From an optimization exercise on the open Yosys and OpenROAD flow, aimed at small area, a short achievable clock period and few clock cycles; shortcuts taken in it are not production practice.
Function was checked by simulation only, so behaviour that the tests miss may differ from the original.

Figure 1. Wiring by layer.
(1.5 px per um) Two of the layers only.
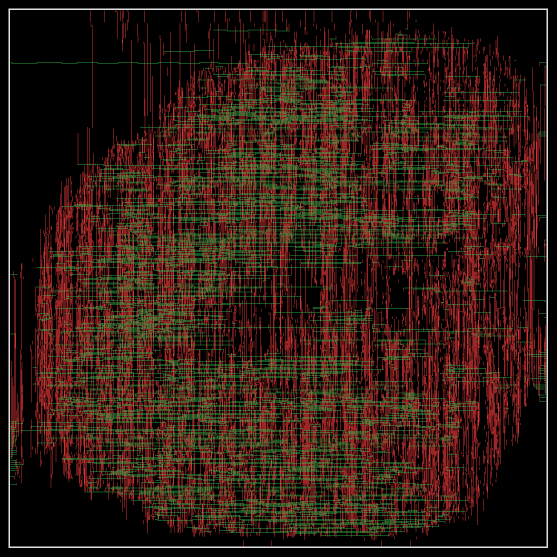
Figure 2. The clock network.
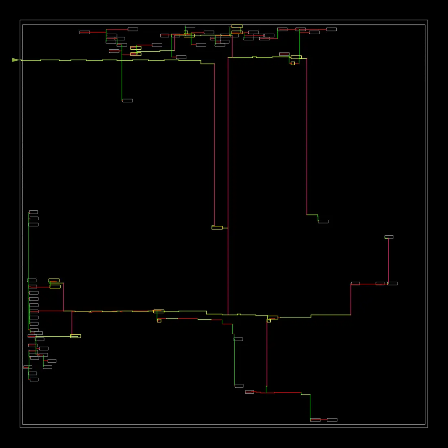
Figure 3. Clock distribution.
(1 px per um)
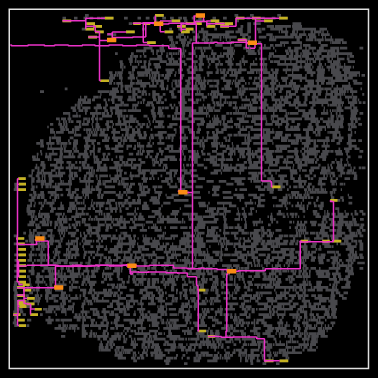
Figure 4. I/O nets highlighted.
(1 px per um)
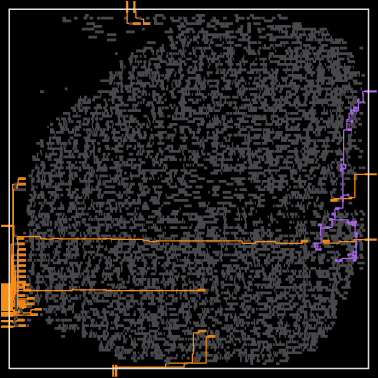
File: design/flow/design.v
module mul (
    input clk,
    input [31:0] x,
    input [31:0] y,
    input mul_signed,
    input use_high,
    input en,
    output mul_ok,
    output [31:0] mul_result
);
    wire [63:0] result;
    assign mul_result = use_high ? result[63:32] : result[31:0];
    reg [31:0] rx, ry;
    reg rmul_signed;
    reg status;
    always @(posedge clk) begin
        if(~en) status <= 1'b0;
        else begin
            status <= ~status;
        end 
    end    
    assign mul_ok = status;
    always @(posedge clk) begin
        rx <= x;
        ry <= y;
        rmul_signed <= mul_signed;
    end
    WallaceTree32 mywt(
        .x(rx),
        .y(ry),
        .mul_signed(rmul_signed),
        .result(result)
    );  
endmodule
module boothEncoder (
    input [2:0] a,
    output neg,
    output zero,
    output two
);
    assign neg  = a[2];
    assign zero = (a == 3'b000) || (a == 3'b111);
    assign two  = (a == 3'b100) || (a == 3'b011);
endmodule
module rad4Booth(
    input [31:0] x,
    input [31:0] y,
    input mul_signed,
    output [17*64-1:0] partialProduct
);
    wire [63:0] pp_arr [16:0];
    genvar i;
    generate for (i = 0; i < 17; i = i+1) begin: partialProductConvert
        assign partialProduct[64*(i+1)-1: 64*i] = pp_arr[i];
    end endgenerate
    wire [34:0] ex_y = {mul_signed & y[31], mul_signed & y[31], y, 1'b0};
    wire [63:0] ex_x;
    assign ex_x = (mul_signed & x[31]) ? {32'hffffffff, x} : {32'd0, x};
    wire [63:0] pp_m2 = (-ex_x)<<1;
    wire [63:0] pp_m1 = -ex_x;
    wire [63:0] pp_1  = ex_x;
    wire [63:0] pp_2  = (ex_x << 1);
    wire [16:0] neg, two, zero;
    genvar j;
    generate for (j = 0; j < 17; j=j+1) begin
        boothEncoder be(
            .a(ex_y[j*2+2:j*2]),
            .neg(neg[j]),
            .two(two[j]),
            .zero(zero[j])
        );
        assign pp_arr[j] = 
        (zero[j] ? 
            64'd0 : 
            (neg[j] ? 
                (two[j] ? (pp_m2[63:0] << (j*2)) : (pp_m1[63:0] << (j*2))) : 
                (two[j] ? ( pp_2[63:0] << (j*2)) : ( pp_1[63:0] << (j*2))) 
            )
        ); 
    end endgenerate
endmodule
module csa_adder(
    input [63:0] a,
    input [63:0] b,
    input [63:0] c,
    output [63:0] sum,
    output [63:0] carry
);
    genvar i;
    generate
        for (i = 0; i<64; i = i+1) begin
            assign carry[i] = (a[i] & b[i]) || (b[i] & c[i]) || (a[i] & c[i]);
            assign sum[i] = a[i] ^ b[i] ^ c[i]; 
        end
    endgenerate
endmodule
module WallaceTree32(
    input [31:0] x,
    input [31:0] y,
    input mul_signed,
    output [63:0] result
);
    wire [63:0] pp [16:0];
    rad4Booth myboo(
        .x(x),
        .y(y),
        .mul_signed(mul_signed),
        .partialProduct({pp[16], pp[15], pp[14], pp[13], pp[12], pp[11], pp[10], pp[9], pp[8], 
    pp[7], pp[6], pp[5], pp[4], pp[3], pp[2], pp[1], pp[0]})
    );
    wire [63:0] l1 [9:0];
    assign l1[1][0] = 1'b0;
    assign l1[3][0] = 1'b0;
    assign l1[5][0] = 1'b0;
    assign l1[7][0] = 1'b0;
    assign l1[9][0] = 1'b0;
    csa_adder l1a1(
        .a(pp[0]), .b(pp[1]), .c(pp[2]),
        .sum(l1[0]),
        .carry(l1[1][63:1])
    );
    csa_adder l1a2(
        .a(pp[3]), .b(pp[4]), .c(pp[5]),
        .sum(l1[2]),
        .carry(l1[3][63:1])
    );
    csa_adder l1a3(
        .a(pp[6]), .b(pp[7]), .c(pp[8]),
        .sum(l1[4]),
        .carry(l1[5][63:1])
    );
    csa_adder l1a4(
        .a(pp[9]), .b(pp[10]), .c(pp[11]),
        .sum(l1[6]),
        .carry(l1[7][63:1])
    );
    csa_adder l1a5(
        .a(pp[12]), .b(pp[13]), .c(pp[14]),
        .sum(l1[8]),
        .carry(l1[9][63:1])
    );
    wire [63:0] l2 [7:0];
    assign l2[1][0] = 1'b0;
    assign l2[3][0] = 1'b0;
    assign l2[5][0] = 1'b0;
    assign l2[7][0] = 1'b0;
    csa_adder l2a1(
        .a(l1[0]), .b(l1[1]), .c(l1[2]),
        .sum(l2[0]),
        .carry(l2[1][63:1])
    );
    csa_adder l2a2(
        .a(l1[3]), .b(l1[4]), .c(l1[5]),
        .sum(l2[2]),
        .carry(l2[3][63:1])
    );
    csa_adder l2a3(
        .a(l1[6]), .b(l1[7]), .c(l1[8]),
        .sum(l2[4]),
        .carry(l2[5][63:1])
    );
    csa_adder l2a4(
        .a(l1[9]), .b(pp[15]), .c(pp[16]),
        .sum(l2[6]),
        .carry(l2[7][63:1])
    );
    wire [63:0] l3 [3:0];
    assign l3[1][0] = 1'b0;
    assign l3[3][0] = 1'b0;
    csa_adder l3a1(
        .a(l2[0]), .b(l2[1]), .c(l2[2]),
        .sum(l3[0]),
        .carry(l3[1][63:1])
    );
    csa_adder l3a2(
        .a(l2[3]), .b(l2[4]), .c(l2[5]),
        .sum(l3[2]),
        .carry(l3[3][63:1])
    );
    wire [63:0] l4 [3:0];
    assign l4[1][0] = 1'b0;
    assign l4[3][0] = 1'b0;
    csa_adder l4a1(
        .a(l3[0]), .b(l3[1]), .c(l3[2]),
        .sum(l4[0]),
        .carry(l4[1][63:1])
    );
    csa_adder l4a2(
        .a(l3[3]), .b(l2[6]), .c(l2[7]),
        .sum(l4[2]),
        .carry(l4[3][63:1])
    );
    wire [63:0]l5, l5c, l6, l6c;
    assign l5c[0] = 1'b0;
    assign l6c[0] = 1'b0;
    csa_adder l5a(
        .a(l4[0]), .b(l4[1]), .c(l4[2]),
        .sum(l5),
        .carry(l5c[63:1])
    );
    csa_adder l6a(
        .a(l4[3]), .b(l5), .c(l5c),
        .sum(l6),
        .carry(l6c[63:1])
    );
    assign result = l6 + l6c;
endmodule
File: design/flow/run.sh
#!/bin/bash
# synth_recipe.tcl (not shown) runs the flow's synth.tcl, then flattens the netlist and writes it again
# the make line also repeats each setting of config.mk as NAME=value (left out here)
make -C /OpenROAD-flow-scripts/flow DESIGN_CONFIG=/design/flow/config.mk WORK_HOME=/design/flow/orfs CLKGATE_MAP_FILE= SYNTH_SCRIPT=/design/flow/synth_recipe.tcl finish
File: design/flow/config.mk
export PLATFORM = sky130hd
export DESIGN_NAME = mul
export DESIGN_NICKNAME = mul
export VERILOG_FILES = /design/flow/design.v
export SDC_FILE = /design/flow/constraint.sdc
export NUM_CORES = 4
export LEC_CHECK = 0
export CAP_MARGIN = 20
export CORE_MARGIN = 2
export CORE_UTILIZATION = 40
export SLEW_MARGIN = 20
File: design/flow/constraint.sdc
create_clock -name core_clock -period 20.0 [get_ports {clk}]
set_input_delay 4.0000 -clock core_clock [delete_from_list [all_inputs] [get_ports {clk}]]
set_output_delay 4.0000 -clock core_clock [all_outputs]
set_load 0.01 [all_outputs]
==> results.txt <==
largest family of logic cells by synthesized area = compound AO/OA/AOI/OAI gates
CTS tree = yes
Starting Density = 0.4037
Die Y = 357.7 um
multiplexer share of the synthesized area = 0.07398
Worst Setup EP = mul_result[28]
Placed Cells = 8,074
Clk pin slew, worst setup/hold paths = 0.10 ns
initial antenna violation count = 6
CP max stage cell = inv_1
Rows = 129
clock root buffer = clkbuf_16
Period minus WS final = 17.35 ns
fmax = 57.65 MHz
most frequent cell after synthesis = nand2_1
number of synthesized flops with an enable pin = 0
top cells by count, synth = nand2_1 (753), a21oi_1 (743), clkbuf_1 (696)
Post CTS Setup Buffer Count = 0
grt ovf = 0
Post-Synth XOR/XNOR Area = 0.02810
Final period util = 0.8673
fraction of registers with async set or reset after synthesis = 0
antenna-violating nets left = 0
synthesized instance count = 6,978
Crit. End Element = output port
Synth Flop Type = dfxtp_1
status = complete, no violations
DR vias/cell = 6.636
Worst Path Max Fanout = 24
RD Place Congestion = 1.050
Hold Crit Start = status
Synth Area in Compound Gates = 0.3222
Reg-to-Reg Start = status
Rel. slew slack = 0.1270
CP Class = reg2out
Hold WC Path Type = reg2reg
largest net degree at the start of global routing = 129
post-synth cell types = 81
worst endpoint data arrival time = 13.35 ns
Slew @ Worst Pin = 1.309 ns
crit path from = rx[0]
Testbench counts, summed over its fixed seeds: cycles 6,400.
-- Figure 1 (at the start) --
M3 -> green  # wire length 36.0 mm
M2 -> red  # wire length 99.5 mm
drt total wl: 244.9 mm
GRT Overall Usage: 0.3746
DR WL/cell: 30.26 um
via count: 53.70k

-- Figure 2 (at the start) --
Clock Sinks: 66
CTS Buf Count: 9

-- Figure 3 (at the start) --
flip-flops -> yellow  # count 66
clock wires -> magenta  # length 2,540 um
clock-net drivers -> orange  # count 9
flops lie = all over the die
routed clock nets = 10
clk latency of the worst-skew pair: 0.42 ns

-- Figure 4 (at the start) --
`x` -> orange  # bits 32, direction input, edge 26 west, 2 east, 2 north, 2 south, end cells 32, buffers 32, wire 1,720 um
`use_high` -> purple  # bits 1, direction input, edge east, end cells 44, buffers 2, wire 379 um
Port Buffers: 100
IO Count: 101

## cells by family (layout without fill, tap and decap cells)
kind of cell               Yosys count  in the layout
AOI/OAI and AO/OA                 2569           2569
xor gates and xnor gates           159            159
adders and majority gates          818            818
buffers and inverters             1526           1001
DFF                                 66             66
muxes                              289            289
other                                0              3
and+or+nand+nor                   1551           1551
## worst min-delay path by stage
stage	end	slack, ns
after floorplan	status	0.45
after global placement	status	0.41
after detailed placement	status	0.42
after CTS	status	0.43
after global routing	status	0.45
final	status	0.43
## per-stage QoR
stage	instance area [um^2]	setup WS (ns)	hold WS, ns	util
3_5_place_dp	51870	3.369	0.4187	0.4185
3_3_place_gp	51840	3.347	0.4054	0.4182
2_1_floorplan	50050	6.390	0.4495	-
4_1_cts	52210	2.827	0.4305	0.4212
6_report	52220	2.655	0.4257	0.4213
5_1_grt	52210	1.896	0.4527	0.4212
## flip-flops by register name (all words and copies together), names as in the netlist
name	cells
rmul_signed	1
rx	32
ry	32
status	1
## final cells by class
| class | instances | area [um^2] |
|---|---|---|
| clock inverters | 4 | 35.03 |
| diodes | 3 | 7.507 |
| flip-flops and latches | 66 | 1458 |
| inverters | 684 | 2567 |
| fillers | 12730 | 71740 |
| repair buffers | 301 | 2530 |
| well taps | 1637 | 2048 |
| multi-input cells | 5386 | 43270 |
| clock buffers | 12 | 300.3 |
## critical path, delay by kind of cell (launching register included)
family	cells	cell delay (ns)
adders and majority gates	8	3.80
buffers and inverters	4	1.83
AOI/OAI and AO/OA	9	2.60
muxes	1	0.52
xor gates and xnor gates	1	0.60
and+or+nand+nor	8	2.93
DFF	1	0.59
## cells in the final DEF, fill, tap and decap left out, drive strengths merged, types with 83 or more instances in the layout
cell,synthesis,routed
xnor2,136,136
nand2,753,753
clkdlybuf4s50,0,99
nand2b,83,83
fa,667,667
o22ai,87,87
ha,132,132
buf,146,202
a211o,125,125
a211oi,145,145
nor2,498,498
a31oi,90,90
inv,673,675
mux2i,218,218
o211ai,111,111
o21ai,733,733
a21oi,743,743
## per-layer routing
layer	GRT usage	wire, um
met1	0.5091	94870
met2	0.5337	99460
met3	0.1238	36030
met4	0.1770	14450
met5	0	58

-- static timing again, ports no longer ideal --
The results above use ideal ports. As a check the final layout listed here was re-extracted and re-timed, cells and wires unchanged.
Step 1 (the two cells are an assumption about what drives the block):
set clk [get_ports {clk}]
set_driving_cell -lib_cell sky130_fd_sc_hd__clkbuf_16 $clk
set_driving_cell -lib_cell sky130_fd_sc_hd__buf_2 [delete_from_list [all_inputs] $clk]
Step 2 moves the port delays by t, midway between the first and last clock arrival at a register: inputs arrive t later, outputs are due t later. That takes back most of the time a late clock gives input paths.
Slacks: no drivers / after step 1 / after step 2; pairs: no drivers / after step 1.
t (ns): 0.510
setup WS [ns]: 2.655 / 2.581 / 3.091
hold slack, ns: 0.426 / 0.426 / 0.426
worst register clock-pin slew, ns: 0.10 / 0.10
pins driven straight from the clock port: 1
After both steps setup and hold are still met in this run. For this run, drivers alone change the setup slack by -0.074 ns; drivers and shift together by +0.436 ns.
